Context: an optimization exercise on an open-source flow, tuned for small area. The choices shown serve that exercise and are no tape-out recipe. The RTL was checked by simulation tests, not by an equivalence proof against the original design. Power and IR drop assume default switching activity.

[design.v]
module uwb_re
	(
		clk,
		ce,
		in_start,	
		in_rst,
		in_data,
		ddph_i,
		sfd_threshold,
		sm_threshold,
		data_out,
		psdu_en,
		coarse_off,
		coarse_error
	);
	input clk;
	input ce;
	input in_start;
	input in_rst;
	input[7:0] in_data;
	input[2:0] ddph_i;
	input[31:0] sfd_threshold;
	input[15:0] sm_threshold;
	output data_out;
	output psdu_en;
	output coarse_off;
	output coarse_error;
	wire data_out;
	wire phr_signal;
	wire data_signal;
	wire sync2_start;
	wire sfd_start;
	wire data_start;
	wire data_end;
	wire[2:0] state;
	wire[7:0] countsample;  
	wire[12:0] countsyncsym;  
	wire[10:0] countdatasym;
	wire[2:0] count0to7;
	wire[3:0] countgroup;
	wire rst_countsample;
	wire rst_sync;
	wire coarse_error;
	wire phr_check;
	wire[1:0] out_sync_mode;
	wire[6:0] out_psdu_octets;
	wire[7:0] count_coarsesample;
	wire[4:0] count_coarsesyncsym;
	wire coarse_off;
	wire ddpOuten_o_reg;
	uwb_re_syn_fsm SYNC_FSM(
		.clk(clk),
		.ce(ce),
		.in_start(in_start),
		.in_rst(in_rst),
		.sync2_start(sync2_start),
		.sfd_start(sfd_start),
		.data_start(data_start),
		.data_end(data_end),
		.coarse_error(coarse_error),
		.phr_check(phr_check),
		.state(state)
	);
	uwb_re_syn_counter SYNC_COUNTER
	(
		.clk(clk),
		.ce(ce),
		.in_start(in_start),
		.in_rst(in_rst),
		.rst_countsample(rst_countsample),
		.rst_countsync(rst_sync),
		.en_countdata(data_signal),
		.state(state),
		.coarse_error(coarse_error),
		.coarse_off(coarse_off),
		.phr_check(phr_check),
		.countsample(countsample),
		.countsyncsym(countsyncsym),
		.count_coarsesample(count_coarsesample),
		.count_coarsesyncsym(count_coarsesyncsym),
		.countdatasym(countdatasym),
		.count0to7(count0to7),
		.countgroup(countgroup)
	);
	uwb_re_syn_coarse SYNC_COARSE
	(
		.clk(clk),
		.ce(ce),
		.in_start(in_start),
		.in_rst(in_rst),
		.in_data(in_data),
		.countsample(count_coarsesample),
		.countsyncsym(count_coarsesyncsym),
		.countgroup(countgroup),
		.phr_check(phr_check),
		.coarse_error(coarse_error),
		.coarse_off(coarse_off)
	);
	uwb_re_syn_datapath SYNC_DATAPATH
	(
		.clk(clk),
		.ce(ce),
		.in_start(in_start),
		.in_rst(in_rst),
		.in_data(in_data),
		.sfd_threshold(sfd_threshold),
		.sm_threshold(sm_threshold),
		.state(state),
		.sync_mode(out_sync_mode),
		.psdu_octets(out_psdu_octets),
		.countsample(countsample),
		.countsyncsym(countsyncsym),
		.countdatasym(countdatasym),
		.count0to7(count0to7),
		.coarse_error(coarse_error),
		.phr_check(phr_check),
		.sync2_start(sync2_start),
		.sfd_start(sfd_start),
		.data_signal(data_signal),
		.data_start(data_start),
		.data_end(data_end),
		.phr_signal(phr_signal),
		.rst_countsample(rst_countsample),
		.rst_sync(rst_sync),
		.psdu_en(psdu_en)
	);
	uwb_re_demo DEMO
	(
		.clk(clk),
		.ce(ce),
		.start(data_signal),
		.ddph_i(ddph_i),
		.data_in(in_data), 
		.count(countsample),
		.data_out(data_out),
		.ddpOuten_o_reg(ddpOuten_o_reg)
	);
	uwb_re_phr_top MAC
	(
		.clk(clk),
		.ddpOuten_i_reg(ddpOuten_o_reg),
		.ce(ce),
		.in_start(phr_signal),	
		.in_rst(in_rst),	
		.in_bit(data_out),
		.coarse_error(coarse_error),
		.state(state),
		.countsample(countsample),
		.countdatasym(countdatasym),
		.coarse_off(coarse_off),
		.out_check(phr_check),
		.out_sync_mode(out_sync_mode),
		.out_psdu_octets(out_psdu_octets)
	);
endmodule
module uwb_re_syn_fsm (
		clk,
		ce,
		in_start,
		in_rst,
		sync2_start,
		sfd_start,
		data_start,
		data_end,
		coarse_error,
		phr_check,
		state
	);
	input clk;
	input ce;
	input in_start;
	input in_rst;
	input sync2_start;
	input sfd_start;
	input data_start;
	input data_end;
	input coarse_error; 
	input phr_check;
	output[2:0] state;
	reg[2:0] state;
	reg[2:0] ns,ps,ps_r;
	localparam sync1_state = 3'd0, sync2_state = 3'd1, sfd_state = 3'd2, data_state = 3'd3, jump_state = 3'd4;
	always@(*) ps = ( in_rst == 0 ) ? sync1_state : ps_r;
	always@( posedge clk ) begin
		if( in_rst == 0 ) begin 
			ps_r <= sync1_state;
		end else begin
			if(in_start == 1)
				ps_r <= ns;
			else
				ps_r <= sync1_state;
		end
	end
	always@(*) begin
		ns = ps;
		case(ps)
			sync1_state:	
				begin 
					if( coarse_error ) 							ns = sync1_state;
					else if( sync2_start==1 && !coarse_error ) 	ns = sync2_state;
				end
			sync2_state:	 
				begin 
					if( coarse_error ) 							ns = sync1_state;
					else if( sfd_start==1 ) 					ns = sfd_state;
				end
			sfd_state:		 
				begin 
					if( coarse_error ) 							ns = sync1_state;
					else if( data_start==1 ) 					ns = data_state;
				end
			data_state:		
				begin 
					if( coarse_error || phr_check ) 			ns = sync1_state;
					else if( data_end==1 ) 						ns = jump_state;
				end
			jump_state:		if( data_start==1 ) 				ns = data_state;
		endcase
	end
	always@(ps) begin
		case(ps)
			sync1_state: begin state = 3'd0; end
			sync2_state: begin state = 3'd1; end
			sfd_state: begin state = 3'd2; end	
			data_state: begin state = 3'd3; end
			default: begin state = 3'd4; end
		endcase
	end
endmodule
module uwb_re_syn_datapath
	(
		clk,
		ce,
		in_start,
		in_rst,
		in_data,
		sfd_threshold,
		sm_threshold,
		state,
		sync_mode,
		psdu_octets,
		countsample,
		countsyncsym,
		countdatasym,
		count0to7,
		coarse_error,
		phr_check,
		sync2_start,
		sfd_start,
		data_signal,
		data_start,
		data_end,
		phr_signal,
		rst_countsample,
		rst_sync,
		psdu_en
	);
	input clk;
	input ce;
	input in_start;
	input in_rst;
	input[7:0] in_data;
	input[31:0] sfd_threshold;
	input[15:0] sm_threshold;
	input[2:0] state;
	input[1:0] sync_mode;  
	input[6:0] psdu_octets;
	input[7:0] countsample;  
	input[12:0] countsyncsym;  
	input[10:0] countdatasym;
	input[2:0] count0to7;
	input coarse_error;
	input phr_check;
	output sync2_start;
	output sfd_start;
	output data_signal;
	output data_start;
	output data_end;
	output phr_signal;
	output rst_countsample;
	output rst_sync;
	output psdu_en;
	reg data_signal;
	reg phr_signal;
	reg[8:0] countsample_d1;  
	wire en5SYNC;  
	reg enSYNC5;  
	wire enSYNC7;  
	reg[15:0] symAvgSum[0:247];
	reg[15:0] symbolci[0:30];
	reg[15:0] sumTPR[0:7];  
	reg compare;  
	wire neps_compare;
	reg[15:0] reg_comp;  
	reg[15:0] reg_comp1;  
	reg[2:0] out_neps;
	reg[4:0] out_m;
	reg[8:0] n_next;  
	reg[31:0] sfdsum;
	reg sfd0;
	reg psdu_en;
	reg[247:0] reg_Ci;
	reg[247:0] reg_cm;
	reg[12:0] shr_length;  
	reg[11:0] data_length;
	wire en_sm;
	wire cm;
	wire cm_d1;
	reg[15:0] sm[0:7];  
	reg[2:0] n_delta_r;
	wire[2:0] n_delta;
	wire phr_signal1;
	integer i;
	always@ (posedge clk ) begin
		if(in_start) begin
			if( (state == 3) && (countdatasym == 18) && (countsample == 63) ) begin
				psdu_en <= 1;
			end else if( data_end || coarse_error || phr_check ) begin
				psdu_en <= 0;
			end
		end else begin
			psdu_en <= 0;
		end
	end
	always@ (sync_mode) begin
		if( sync_mode == 2'b00 )
			shr_length = 23;
		else if( sync_mode == 2'b01 )
			shr_length = 71;
		else if( sync_mode == 2'b10 )
			shr_length = 1031;
		else 
			shr_length = 4103;
	end
	assign rst_sync = rst_countsample || sfd_start;
	assign rst_countsample = !in_rst || sync2_start || coarse_error || phr_check;
	always@ (posedge clk) begin
		if(in_start == 0 ) begin
			countsample_d1 <= 0;
		end else begin
			countsample_d1 <= countsample;
		end
	end
 	always@ (posedge clk) begin
		if( in_start )
			phr_signal <= phr_signal1;
	end
	assign phr_signal1 = (state == 3) && (countdatasym >= 0) && (countdatasym <= 18) ? 1'b1 : 1'b0;
	assign sync2_start = (state == 0) && (countsyncsym == 8) && (countsample == n_next);
	assign sfd_start = sfd0;
	assign en5SYNC = ( (state == 0) && (countsyncsym >= 0) && (countsyncsym <= 4) );
	always@ (posedge clk) begin
		if(!in_start)
			enSYNC5 <= 0;
		else begin
			if( (state == 0) && (countsyncsym == 4) )
				enSYNC5 <= 1;
			else 
				enSYNC5 <= 0;
		end
	end
	assign data_start = ( ( (state == 2) && (countsyncsym == 6) && (countsample == 247) ) || ( (state == 4) && (countsyncsym == shr_length) && (countsample == 247) ) ) ;
	assign data_end = (state == 3) && (countdatasym == data_length) && (countsample == 63) && (!phr_signal1);
	always@ (posedge clk) begin
		if(rst_sync) begin
			for(i = 0; i < 248; i=i+1) begin
				symAvgSum[i] <= 0;
			end
		end else begin
			if(in_start && en5SYNC) begin
				symAvgSum[countsample] <= symAvgSum[countsample] + in_data;
			end
		end
	end
	always@ (posedge clk) begin
		if(rst_sync) begin
			reg_Ci <= 248'd104902522442846623806478213859251645363935416819139316092418195455;
		end else if(enSYNC5) begin
			reg_Ci <= {reg_Ci[0], reg_Ci[247:1]};
		end
	end
	always@ (posedge clk) begin
		if(rst_sync) begin
			for(i = 0; i < 31; i=i+1) begin
				symbolci[i] <= 0;
			end
		end else begin
			if(enSYNC5) begin
				for(i = 0; i < 31; i=i+1) begin
					if(reg_Ci[i*8]) begin
						symbolci[i] <= symbolci[i] + symAvgSum[countsample_d1];
					end
				end
			end
		end
	end
	always@ (posedge clk) begin
		if(!in_start)
			compare <= 0;
		else begin
			if( (state == 0) && (countsyncsym==5) && (countsample <= 30) )
				compare <= 1;
			else 
				compare <= 0;
		end	
	end
	always@ (posedge clk) begin
		if(rst_sync) begin
			reg_comp <= 0;
			out_m <= 0;
		end else begin
			if(compare) begin
				if(symbolci[countsample_d1] > reg_comp) begin
					reg_comp <= symbolci[countsample_d1];
					out_m <= countsample_d1[4:0];
				end
			end
		end
	end
	always@ ( posedge clk ) begin
		if(!in_start) begin
			n_next <= 0;
		end else if( (state == 0) && (countsyncsym==7) && (countsample == 10) ) begin
			if( (out_m == 0) && (n_delta != 0) ) 
				n_next <= n_delta - 1;
			else
				n_next <= ( (31 - out_m) << 3 ) + n_delta - 1;
		end
	end
	always@ (posedge clk) begin
		if(in_start) begin
			if( data_start ) begin
				data_signal <= 1;
			end else if( data_end || coarse_error || phr_check ) begin
				data_signal <= 0;
			end	
		end else begin
			data_signal <= 0;
		end
	end
	always@ (psdu_octets) begin
		if( psdu_octets == 42 )
			data_length = 398;  
		else 
			data_length = 0;
	end
	always@ (out_m or enSYNC7 or reg_Ci) begin
		if( enSYNC7 )
			reg_cm = ( reg_Ci >> (out_m << 3) ) | ( reg_Ci << ( (31 - out_m) << 3 ) );
		else 
			reg_cm = 0;
	end
	assign enSYNC7 = ( (state == 0) && (countsyncsym == 6) );
	always@ (posedge clk) begin
		if(rst_sync) begin
			for(i = 0; i < 8; i=i+1) begin
				sumTPR[i] <= 0;
			end
		end else begin
			if(enSYNC7 && reg_cm[countsample]) begin
				sumTPR[count0to7] <= sumTPR[count0to7] + symAvgSum[countsample];
			end
		end
	end
	assign neps_compare = (state == 0) && (countsyncsym==7) && (countsample <= 7) ? 1'b1 : 1'b0;
	always@ (posedge clk) begin
		if(rst_sync) begin
			reg_comp1 <= 0;
			out_neps <= 0;
		end else begin
			if(neps_compare ) begin
				if(sumTPR[countsample] > reg_comp1) begin
					reg_comp1 <= sumTPR[countsample];
					out_neps <= countsample[2:0];
				end
			end
		end
	end
	assign cm = reg_cm[countsample];
	assign cm_d1 = enSYNC7 && reg_cm[countsample - 8];
	assign en_sm = ( ( (state == 0) && (countsyncsym == 6) && (countsample >= 8) ) && !cm_d1 && cm ) ? 1'b1 : 1'b0;
	always@ (posedge clk) begin
		if(rst_sync) begin
			for(i = 0; i < 8; i=i+1) begin
				sm[i] <= 0;
			end
		end else begin
			if(en_sm) begin
				sm[count0to7] <= sm[count0to7] + symAvgSum[countsample];
			end
		end
	end
	assign n_delta = rst_sync ? 3'd0 : n_delta_r;
	always@ ( posedge clk ) begin
		if(rst_sync) begin
			n_delta_r <= 3'd0;
		end else if( (state == 0) && (countsyncsym==7) && (countsample == 8) ) begin
			if(out_neps == 3'd0) begin
				if(sm[4] >= sm_threshold)
					n_delta_r <= 3'd4;
				else if(sm[5] >= sm_threshold)
					n_delta_r <= 3'd5;
				else if(sm[6] >= sm_threshold)
					n_delta_r <= 3'd6;
				else if(sm[7] >= sm_threshold)
					n_delta_r <= 3'd7;
				else 
					n_delta_r <= out_neps;
			end if(out_neps == 3'd1) begin
				if(sm[5] >= sm_threshold)
					n_delta_r <= 3'd5;
				else if(sm[6] >= sm_threshold)
					n_delta_r <= 3'd6;
				else if(sm[7] >= sm_threshold)
					n_delta_r <= 3'd7;
				else if(sm[0] >= sm_threshold)
					n_delta_r <= 3'd0;
				else 
					n_delta_r <= out_neps;
			end if(out_neps == 3'd2) begin
				if(sm[6] >= sm_threshold)
					n_delta_r <= 3'd6;
				else if(sm[7] >= sm_threshold)
					n_delta_r <= 3'd7;
				else if(sm[0] >= sm_threshold)
					n_delta_r <= 3'd0;
				else if(sm[1] >= sm_threshold)
					n_delta_r <= 3'd1;
				else 
					n_delta_r <= out_neps;
			end if(out_neps == 3'd3) begin
				if(sm[7] >= sm_threshold)
					n_delta_r <= 3'd7;
				else if(sm[0] >= sm_threshold)
					n_delta_r <= 3'd0;
				else if(sm[1] >= sm_threshold)
					n_delta_r <= 3'd1;
				else if(sm[2] >= sm_threshold)
					n_delta_r <= 3'd2;
				else 
					n_delta_r <= out_neps;
			end if(out_neps == 3'd4) begin
				if(sm[0] >= sm_threshold)
					n_delta_r <= 3'd0;
				else if(sm[1] >= sm_threshold)
					n_delta_r <= 3'd1;
				else if(sm[2] >= sm_threshold)
					n_delta_r <= 3'd2;
				else if(sm[3] >= sm_threshold)
					n_delta_r <= 3'd3;
				else 
					n_delta_r <= out_neps;
			end if(out_neps == 3'd5) begin
				if(sm[1] >= sm_threshold)
					n_delta_r <= 3'd1;
				else if(sm[2] >= sm_threshold)
					n_delta_r <= 3'd2;
				else if(sm[3] >= sm_threshold)
					n_delta_r <= 3'd3;
				else if(sm[4] >= sm_threshold)
					n_delta_r <= 3'd4;
				else 
					n_delta_r <= out_neps;
			end if(out_neps == 3'd6) begin
				if(sm[2] >= sm_threshold)
					n_delta_r <= 3'd2;
				else if(sm[3] >= sm_threshold)
					n_delta_r <= 3'd3;
				else if(sm[4] >= sm_threshold)
					n_delta_r <= 3'd4;
				else if(sm[5] >= sm_threshold)
					n_delta_r <= 3'd5;
				else 
					n_delta_r <= out_neps;
			end else begin
				if(sm[3] >= sm_threshold)
					n_delta_r <= 3'd3;
				else if(sm[4] >= sm_threshold)
					n_delta_r <= 3'd4;
				else if(sm[5] >= sm_threshold)
					n_delta_r <= 3'd5;
				else if(sm[6] >= sm_threshold)
					n_delta_r <= 3'd6;
				else 
					n_delta_r <= out_neps;
			end
		end
	end
	always@ (posedge clk) begin
		if( (countsample == 247) || rst_sync ) begin
			sfdsum <= 0;
		end else begin
			if( state == 1 ) begin
				sfdsum <= sfdsum + ( (in_data * in_data) >> 2 );
			end else begin
				sfdsum <= 0;
			end
		end
	end
	always@ (posedge clk) begin
		if( (state == 1) && (countsample == 247) ) begin
			if( (sfdsum >> 8) <= sfd_threshold)
				sfd0 <= 1;
			else
				sfd0 <= 0;
		end else begin
			sfd0 <= 0;
		end
	end
endmodule
module uwb_re_syn_counter
	(
		clk,
		ce, 
		in_start,
		in_rst,
		rst_countsample,
		rst_countsync,
		en_countdata,
		state,
		coarse_error,
		coarse_off,
		phr_check,
		countsample,
		countsyncsym,
		count_coarsesample,
		count_coarsesyncsym,
		countdatasym,
		count0to7,
		countgroup
	);
	input clk;
	input ce;
	input in_start;
	input in_rst;
	input rst_countsample;
	input rst_countsync;
	input en_countdata;
	input[2:0] state;
	input coarse_error;
	input coarse_off;
	input phr_check;
	output[7:0] countsample;  
	output[12:0] countsyncsym;  
	output[10:0] countdatasym;
	output[2:0] count0to7;
	output[7:0] count_coarsesample;  
	output[4:0] count_coarsesyncsym;  
	output[3:0] countgroup;
	reg[7:0] countsample;  
	reg[12:0] countsyncsym;  
	reg[10:0] countdatasym;
	reg[2:0] count0to7;
	reg[3:0] countgroup;
	reg[7:0] count_coarsesample;  
	reg[4:0] count_coarsesyncsym;  
	always@ (posedge clk) begin  
		if( rst_countsample || coarse_error) begin
			countsample <= 0;
		end else if(in_start) begin
			countsample <= countsample + 1;
			if( (state == 0) || (state == 1) || (state == 2) || (state == 4) ) begin	
				if(countsample == 8'd247)
					countsample <= 0;
			end else begin
				if(countsample == 8'd63)
					countsample <= 0;
			end
		end
	end
	always@ (posedge clk) begin
		if( rst_countsync || coarse_error )begin
			countsyncsym <= 0;
		end else if(in_start) begin
			if( (state == 0) || (state == 1) || (state == 2) || (state == 4) ) begin
				if(countsample == 8'd247)
					countsyncsym <= countsyncsym + 1;	
			end else 
				countsyncsym <= 0;
		end
	end 
	always@ (posedge clk) begin
		if( en_countdata && in_start )begin
			if(countsample == 63)
				countdatasym <= countdatasym + 1;	
		end else begin
			countdatasym <= 0;
		end
	end 
	always@ (posedge clk) begin
		if(rst_countsync  || coarse_error) begin
			count0to7 <= 0;
		end else if(in_start) begin
			if(state == 0) begin
				count0to7 <= count0to7 + 1; 
			end
		end
	end
	always@ (posedge clk) begin  
		if( !in_rst || coarse_error || phr_check ) begin
			count_coarsesample <= 0;
		end else if(in_start && !coarse_off ) begin
			count_coarsesample <= count_coarsesample + 1;
			if( (state == 0) || (state == 1) || (state == 2) || (state == 3) ) begin	
				if(count_coarsesample == 8'd247)
					count_coarsesample <= 0;
			end
		end
	end
	always@ (posedge clk) begin
		if( !in_rst || coarse_error || phr_check )begin
			count_coarsesyncsym <= 0;
		end else if(in_start && !coarse_off) begin
			if( (state == 0) || (state == 1) || (state == 2) || (state == 3) ) begin
				if(count_coarsesample == 8'd247) begin
					count_coarsesyncsym <= count_coarsesyncsym + 1;	
				end else if( (count_coarsesample == 8'd247) && (count_coarsesyncsym == 29) )
					count_coarsesyncsym <= 0;
			end else 
				count_coarsesyncsym <= 0;
		end
	end 
	always@ (posedge clk) begin
		if(!in_rst || phr_check || coarse_error ) begin
			countgroup <= 0;
		end else if( !coarse_off && in_start) begin
			if( (count_coarsesample == 23) || (count_coarsesample == 47) || (count_coarsesample == 71) || (count_coarsesample == 95) || (count_coarsesample == 119) || (count_coarsesample == 143) || (count_coarsesample == 167) || (count_coarsesample == 191) || (count_coarsesample == 215) || (count_coarsesample == 239) ) begin
				countgroup <= countgroup + 1; 
			end else if( count_coarsesample == 247 ) begin
				countgroup <= 0;
			end
		end
	end
endmodule
module uwb_re_syn_coarse
	(
		clk,
		ce,
		in_start,
		in_rst,
		in_data,
		countsample,
		countsyncsym,
		countgroup,
		phr_check,
		coarse_error,
		coarse_off
	);
	input clk;
	input ce;
	input in_start;
	input in_rst;
	input[7:0] in_data;
	input[7:0] countsample;
	input[4:0] countsyncsym;
	input[3:0] countgroup;
	input phr_check;
	output coarse_error;
	output coarse_off;
	reg coarse_error_r;
	wire coarse_error;
	reg[3:0] i_max;
	reg[3:0] count_i;
	reg[3:0] i_temp;
	reg[15:0] reg_comp;
	reg[15:0] rsam [0:10];
	wire[0:247] reg_Ci;
	wire rst_rsam;
	wire count_rst;
	reg[31:0] a_power;
	reg[31:0] a1_power;
	reg[31:0] a2_power;
	reg[31:0] sympower0;
	reg[31:0] sympower1;
	reg coarse_off_r;
	wire coarse_off;
	wire[3:0] count0to10;
	integer i;
	assign reg_Ci = 248'b11110000111100000000000000000000111100000000000000000000111100001111000011110000111100001111000000000000111100001111000011110000000000000000000000000000111100000000000011110000000000001111000011110000000000001111000000000000000000000000000000000000;
	assign coarse_error = in_rst ? coarse_error_r : 1'b0;
	assign coarse_off = count_rst ? 1'b0 : coarse_off_r;
	assign rst_rsam = ( in_start && (!coarse_off) && (countsample == 247) && ( countsyncsym >= 0 ) && ( countsyncsym <= 9 ) ) || coarse_error || phr_check || !in_rst ? 1'b1 : 1'b0;
	always@ (posedge clk) begin
		if(rst_rsam) begin
			for(i = 0; i <= 10; i=i+1) begin
				rsam[i] <= 0;
			end
		end else if(in_start && (!coarse_off) ) begin
			if( ( countsyncsym >= 0 ) && ( countsyncsym <= 9 ) && reg_Ci[countsample] )begin
				rsam[countgroup] <= rsam[countgroup] + in_data;
			end
		end else begin
			for(i = 0; i <= 10; i=i+1) begin
				rsam[i] <= 0;
			end
		end
	end
	assign count0to10 = countsample[3:0];
	always@ ( posedge clk ) begin
		if( count_rst ) begin
			reg_comp <= 0;
			i_max <= 0;
		end else if( in_start && (!coarse_off) && ( countsyncsym >= 0 ) && ( countsyncsym <= 9 ) && (countsample >= 224) && (countsample <= 234) ) begin
			if(rsam[count0to10] >= reg_comp) begin
				reg_comp <= rsam[count0to10];
				i_max <= count0to10;
			end	
		end else begin
			reg_comp <= 0;
		end
	end
	assign count_rst = !in_rst || coarse_error || phr_check;
	always@ (posedge clk) begin
		if( count_rst ) begin
			i_temp <= 0;
		end else if( (!coarse_off) && in_start && ( countsyncsym >= 0 ) && ( countsyncsym <= 9 ) ) begin
			if(countsample == 246) begin
				if(i_temp != i_max) begin
					i_temp <= i_max;
				end
			end
		end 
	end
	always@ (posedge clk) begin
		if( count_rst ) begin
			count_i <= 0;
		end else if( (!coarse_off) && in_start && ( countsyncsym >= 1 ) && ( countsyncsym <= 9 ) ) begin
			if(countsample == 246) begin
				if(i_temp == i_max) begin
					count_i <= count_i + 1;
				end else begin
					count_i <= 0;
				end
			end
		end 
	end
	always@( posedge clk ) begin
		if( !in_rst ) begin
			coarse_error_r <= 0;
		end else if( in_start && (!coarse_off) && (countsyncsym == 30) && (countsample == 1) ) begin
			if( ( count_i == 9 ) && (a_power > a1_power) && (a_power < a2_power) ) begin
				coarse_error_r <= 0;
			end else begin
				coarse_error_r <= 1;
			end
		end else begin
			coarse_error_r <= 0;
		end
	end
	always@ ( posedge clk ) begin
		if( count_rst ) begin
			coarse_off_r <= 0;
		end else if (in_start) begin
			if( (countsyncsym == 30) && (countsample == 2) ) begin
				if( coarse_error == 0 ) begin
					coarse_off_r <= 1;
				end
			end
		end else begin
			coarse_off_r <= 0;
		end
	end
	always@ ( posedge clk ) begin
		if(count_rst) begin
			sympower0 <= 0;
			sympower1 <= 0;
		end else if(!coarse_off) begin
			if(!countsyncsym[0]) begin
				sympower0 <= sympower0 + in_data;  
				sympower1 <= 0;
			end else begin
				sympower1 <= sympower1 + in_data;
				sympower0 <= 0;
			end
		end
	end
	always@ (posedge clk) begin
		if(count_rst) begin
			a_power <= 0;
			a1_power <= 0;
			a2_power <= 0;
		end else if( (!coarse_off) && ( countsyncsym >= 1 ) && ( countsyncsym <= 30 ) && (countsample == 0) ) begin
			if( ( countsyncsym >= 1 ) && ( countsyncsym <= 10 ) ) begin
				if(countsyncsym[0]) begin
					a_power <= a_power + sympower0;
				end else begin
					a_power <= a_power + sympower1;
				end
			end else if( ( countsyncsym >= 11 ) && ( countsyncsym <= 20 ) ) begin
				if(countsyncsym[0]) begin
					a1_power <= a1_power + sympower0;
				end else begin
					a1_power <= a1_power + sympower1;
				end
			end else begin
				if(countsyncsym[0]) begin
					a2_power <= a2_power + sympower0;
				end else begin
					a2_power <= a2_power + sympower1;
				end
			end
		end
	end
endmodule
module uwb_re_phr_top
	(
		clk,
		ddpOuten_i_reg,
		ce,
		in_start,	
		in_rst,	
		in_bit,
		coarse_error,
		state,
		countsample,
		countdatasym,
		coarse_off,
		out_check,
		out_sync_mode,
		out_psdu_octets
	);
	input clk;
	input ddpOuten_i_reg;
	input ce;
	input in_rst;
	input in_start;
	input in_bit;
	input coarse_error;
	input[2:0] state;
	input[7:0] countsample;
	input[10:0] countdatasym;
	input coarse_off;
	output out_check;
	output[1:0] out_sync_mode;
	output[6:0] out_psdu_octets;
	reg out_check_r;
	wire out_check;
	reg[18:0] phr;
	wire[5:0] c_check;
	wire r1, r0;
	wire l6, l5, l4, l3, l2, l1, l0;
	wire rng, ext;
	wire p1, p0;
	wire c5, c4, c3, c2, c1, c0;
	wire[5:0] c_data;
	wire check_rst;
	assign {c0, c1, c2, c3, c4, c5, p0, p1, ext, rng, l0, l1, l2, l3, l4, l5, l6, r0, r1} = phr;
	assign c_data = {phr[13], phr[14], phr[15], phr[16], phr[17], phr[18]};
	always@ (posedge clk) begin
		if(in_start && ddpOuten_i_reg) begin
			phr <= {in_bit, phr[18:1]};
		end
	end
	xor C0 (c_check[0], r0, r1, l0, l2, l4, l5, ext, p1);
	xor C1 (c_check[1], r1, l2, l3, l5, l6, rng, ext, p0);
	xor C2 (c_check[2], r0, l0, l1, l5, l6, rng, ext);
	xor C3 (c_check[3], l0, l1, l2, l3, l4, rng, ext);
	xor C4 (c_check[4], p0, p1);
	xor C5 (c_check[5], r0, r1, l5, l6, c3, c4);
	assign check_rst = !in_rst || coarse_error;
	assign out_check = check_rst ? 1'b0 : out_check_r;
	always@ (posedge clk) begin
		if(check_rst) begin
			out_check_r <= 0;
		end else if(coarse_off) begin
			if( (state == 3) && (countsample >= 1) && (countdatasym >= 19) && (c_check != c_data) ) 
				out_check_r <= 1;
			else
				out_check_r <= 0;
		end else begin
			out_check_r <= 0;
		end
	end
	assign out_sync_mode = {p1, p0};
	assign out_psdu_octets = {l6, l5, l4, l3, l2, l1, l0};
endmodule
module uwb_re_demo
	(
		clk,
		ce,
		start,
		ddph_i,
		data_in, 
		count,
		data_out,
		ddpOuten_o_reg
	);
	input clk;
	input ce;
	input start;
	input[2:0] ddph_i;
	input[7:0] data_in;
	input[7:0] count;
	output data_out;
	output ddpOuten_o_reg;
	reg ddpOuten_o_reg;
	wire sum_en;
	assign sum_en = ( ( (count >= 8'd0) && (count <= 8'd15) ) || ( (count >= 8'd32) && (count <= 8'd47) ) ) ? 1'b1 : 1'b0;
	reg[15:0] sum;
	reg[15:0] part0;
	reg[15:0] part1;
	reg data_out;
	always@ (posedge clk) begin
		if( sum_en == 1'b1 )
			if( (count == ddph_i*2) || (count == (ddph_i*2+1) ) || (count == (ddph_i*2 + 32) ) || (count == (ddph_i*2 + 33) ) )
				sum <= sum + data_in;
		else 
			sum <= 0;
	end
	always@ (posedge clk) begin
		if(start) begin
			if( count == (ddph_i*2+2) )
				part0 <= sum;
			else if(count == (ddph_i*2+34) ) 
				part1 <= sum;	
		end else begin
			part0 <= 0;
			part1 <= 0;
		end
	end
	always@ (posedge clk) begin
		if(start) begin
			if(count == 63) begin
				if(part0 >= part1)
					data_out <= 1'b0;
				else 
					data_out <= 1'b1;
			end 
		end else begin
			data_out <= 0;
		end
	end
	always@ (posedge clk) begin
		if(start) begin
			if(count == 63)
				ddpOuten_o_reg <= 1'b1;
			else 
				ddpOuten_o_reg <= 1'b0;
		end else begin
			ddpOuten_o_reg <= 1'b0;
		end
	end
endmodule
[run.sh]
#!/bin/bash
# synth_recipe.tcl (not shown) runs the flow's synth.tcl, then flattens the netlist and writes it again
# the make line also repeats each setting of config.mk as NAME=value (left out here)
make -C /OpenROAD-flow-scripts/flow DESIGN_CONFIG=/design/flow/config.mk WORK_HOME=/design/flow/orfs CLKGATE_MAP_FILE= SYNTH_SCRIPT=/design/flow/synth_recipe.tcl finish
[config.mk]
export PLATFORM = sky130hd
export DESIGN_NAME = uwb_re
export DESIGN_NICKNAME = uwb_re
export VERILOG_FILES = /design/flow/design.v
export SDC_FILE = /design/flow/constraint.sdc
export NUM_CORES = 8
export LEC_CHECK = 0
export CAP_MARGIN = 30
export CORE_MARGIN = 2
export CORE_UTILIZATION = 40
export SLEW_MARGIN = 50
[constraint.sdc]
create_clock -name core_clock -period 12.0 [get_ports {clk}]
set_input_delay 2.4000 -clock core_clock [delete_from_list [all_inputs] [get_ports {clk}]]
set_output_delay 2.4000 -clock core_clock [all_outputs]
set_load 0.01 [all_outputs]
==> images/layers.png <==
Scale bar: 200 um. Only two layers are drawn.
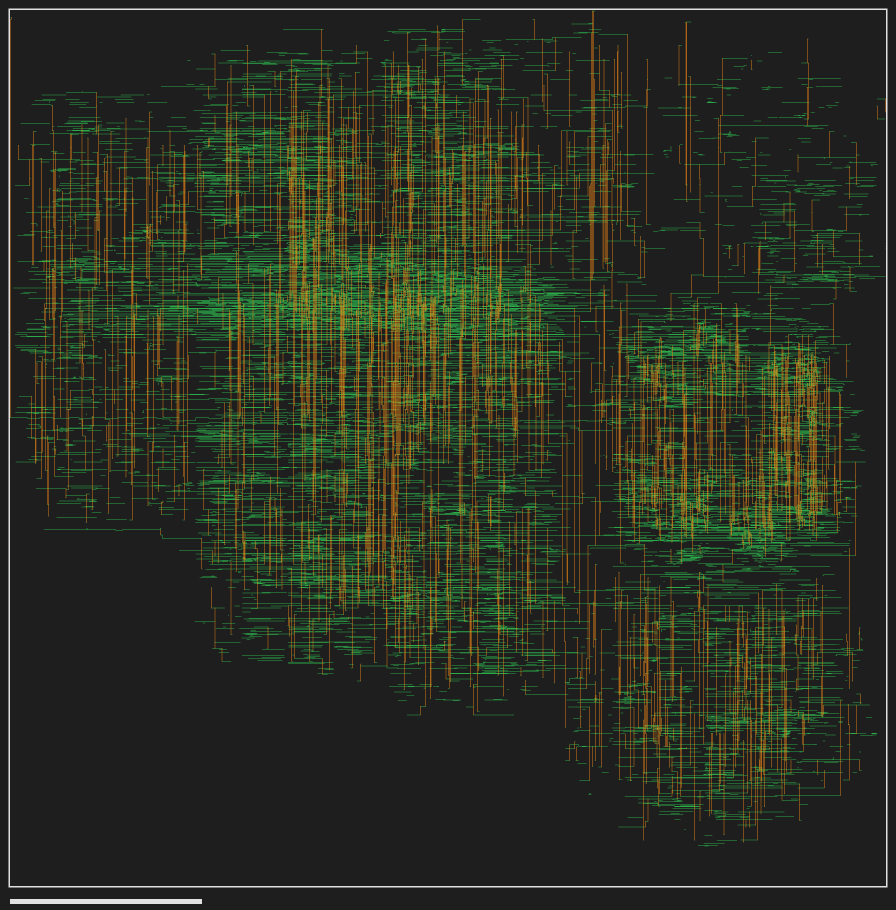
Key: M4 = orange [wire length 95.2 mm]; M3 = green [wire length 153 mm]

==> images/route_heat.png <==
Scale bar: 200 um. The die is cut into 23 by 23 equal tiles; dark blue is low, red is high, scaled to the fullest tile. Values are wire area over tile area, all layers added.
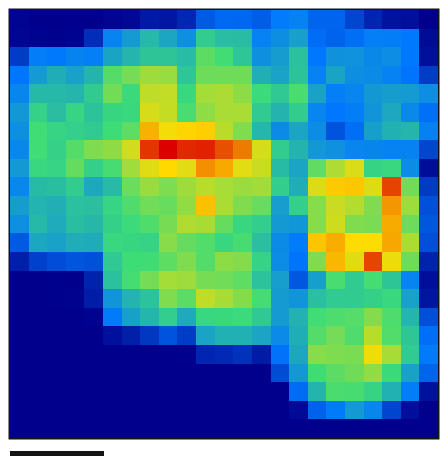
The fullest tile reaches 0.79. The densest ninth of the die: middle. The mean over all tiles is 0.27. 20% of the tiles are nearly empty. 29% of the tiles are over half the peak. The emptiest ninth of the die: bottom left.

==> images/ff_map.png <==
Scale bar: 200 um. Other sequential cells in the stronger grey, the rest of the logic in the fainter grey.
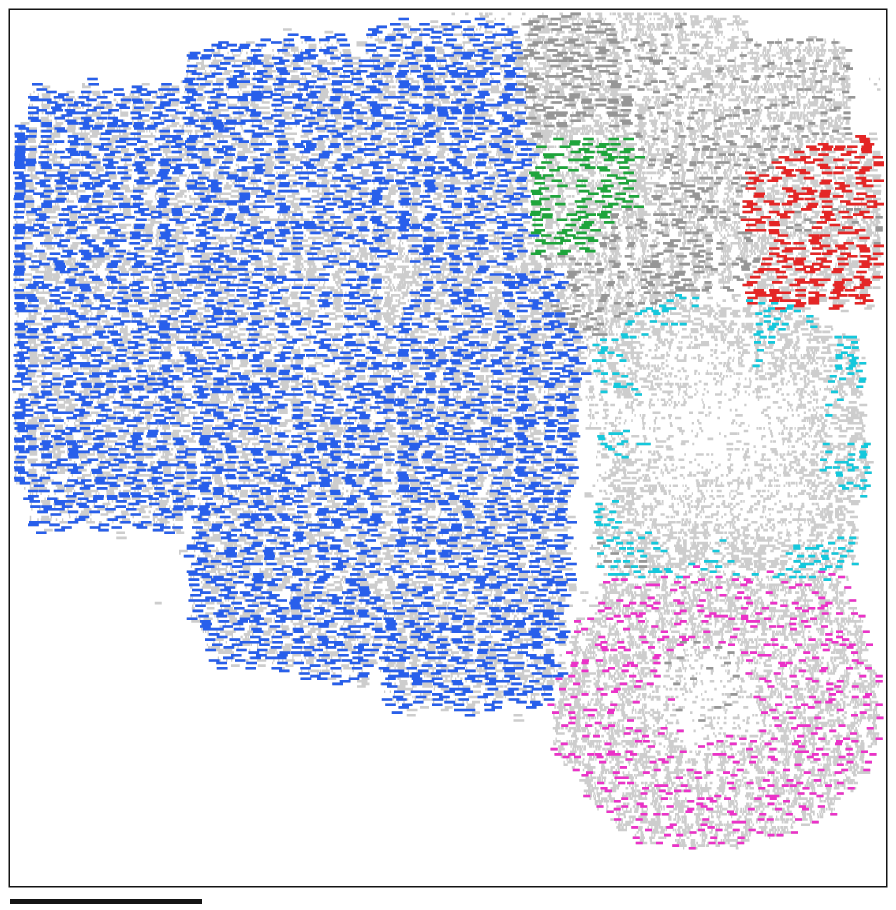
Key: SYNC_COARSE.rsam = red [sequential cells 256, where top right]; SYNC_DATAPATH.symbolci = magenta [sequential cells 496, where bottom right]; SYNC_DATAPATH.symAvgSum = blue [sequential cells 4,096]; SYNC_DATAPATH.sumTPR = green [sequential cells 128]; SYNC_DATAPATH.reg_Ci = cyan [sequential cells 248, where right middle]

==> images/congestion_map.png <==
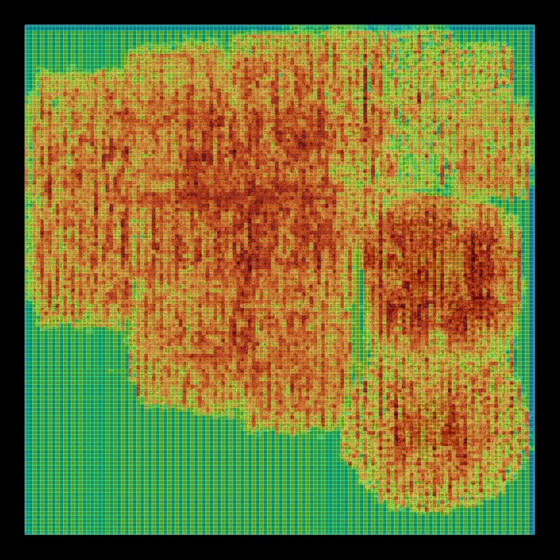
DR WL/cell: 34.8 um
met3 routing resource usage after global routing: 0.0793

==> images/clock_wires.png <==
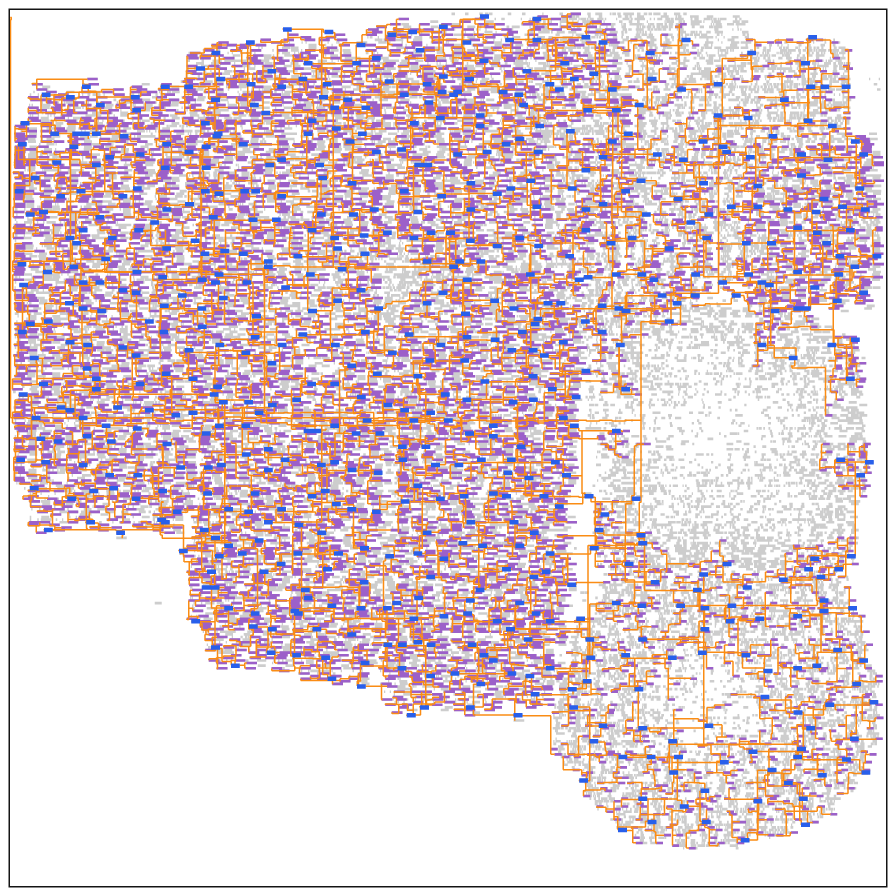
Key: flip-flops = purple [count 5,784]; clock wires = orange [length 80.2 mm]; clock-net drivers = blue [count 646]
Position of the flops: spread over the die.

[through the flow]
| step | hold WS, ns | setup slack, ns |
|---|---|---|
| final | 0.461 | 3.22 |
| after CTS | 0.460 | 3.55 |
| after floorplan | 0.418 | 4.12 |
| after detailed placement | 0.458 | 2.88 |
| after global routing | 0.484 | 3.13 |
| after global placement | 0.443 | 1.85 |
[per-layer routing]
layer,global-route usage,up-vias,routed length (um)
li1,-,98200,-
met1,0.384,123000,463000
met2,0.455,15900,574000
met3,0.0793,3301,153000
met4,0.180,68,95200
met5,0.000905,-,588
[cell type report]
cell class | instances | area [sq um] | share of cell area
Sequential cell | 5784 | 162000 | 0.442
Antenna cell | 127 | 318 | 0.000864
Inverter | 577 | 2190 | 0.00595
Timing Repair Buffer | 833 | 8490 | 0.0231
Tap cell | 10900 | 13700 | 0.0372
Multi-Input combinational cell | 17600 | 160000 | 0.435
Clock buffer | 830 | 17400 | 0.0473
Clock inverter | 340 | 3400 | 0.00925
[power groups by stage]
stage	clock network [uW]	registers [uW]	logic, uW
2_1_floorplan	0	23000	5310
4_1_cts	20100	22800	8940
3_5_place_dp	0	23200	8910
3_3_place_gp	0	23200	8610
6_report	20000	22800	9230
5_1_grt	20900	22900	9450
==> summary.txt <==
* Result of the run: no timing/DRC/antenna violations
- Yosys mapped a number of flops with a built-in enable equal to 4,644.
- The setup check on the worst reg-to-reg path leaves a slack of 3.22 ns.
* Share of synthesized area spent on multiplexers: 0.246
* Critical Path End Type: register
- The region available for standard cell placement spans 826,000 sq um.
- The share of synthesized area in the top cell type comes to 0.421.
- Synthesis handed over a netlist of 26,200 instances.
* Clock insertion delay at the later pin of the skew report: 1.18 ns
* Number of antenna violations at the first check in global routing: 119
- TritonCTS built the clock tree.
- Worst-Margin Slew: 0.940 ns
- In this run, distinct cell masters in the synthesized netlist total 100.
* Die width: 914 um
* Area fraction in and, or, nand and nor cells after synthesis: 0.111
- Leading register cell type out of synthesis: edfxtp_1
- Xor and xnor fraction of the mapped netlist area: 0.0159
- Leakage power: 0.124 uW
- After routing, the total negative slack on setup checks comes to 0 ns.
- Summed over all layers, the routed wires come to 1,290,000 um.
- The number of slew-limit violations in the final report came to 0.
- Commonest non-fill, non-tap cell in the layout: nor2_1
- Counting instances, the worst hold path has a depth of 1.
* Number of DRC markers in iteration 0: 34,900
- End of the critical path: SYNC_DATAPATH.symAvgSum[252][12]$_DFFE_PP_
- Number of storage elements in the synthesis netlist: 5,784

-- re-timing with driven ports --
How much do the figures lean on ideal ports? The routed layout below was timed once more, with nothing changed but the port constraints.
Step 1, drivers: a clkbuf_16 drives clk and a buf_2 each remaining input, both assumed.
Step 2 also shifts input and output timing later by t, the mid clock arrival at the registers, as if the neighbouring blocks saw the same clock.
a / b / c = ideal ports / drivers / drivers and shift; a / b = the first two.
t, ns: 1.283
setup slack, ns: 3.220 / 3.220 / 2.833
worst setup path at the end: input to register
latest minus earliest clock arrival (ns): 0.096 / 0.095
slew at the worst register clock pin (ns): 0.08 / 0.08
After both steps setup and hold are still met in this run. For this run, drivers alone change the setup slack by 0.000 ns; drivers and shift together by -0.387 ns.
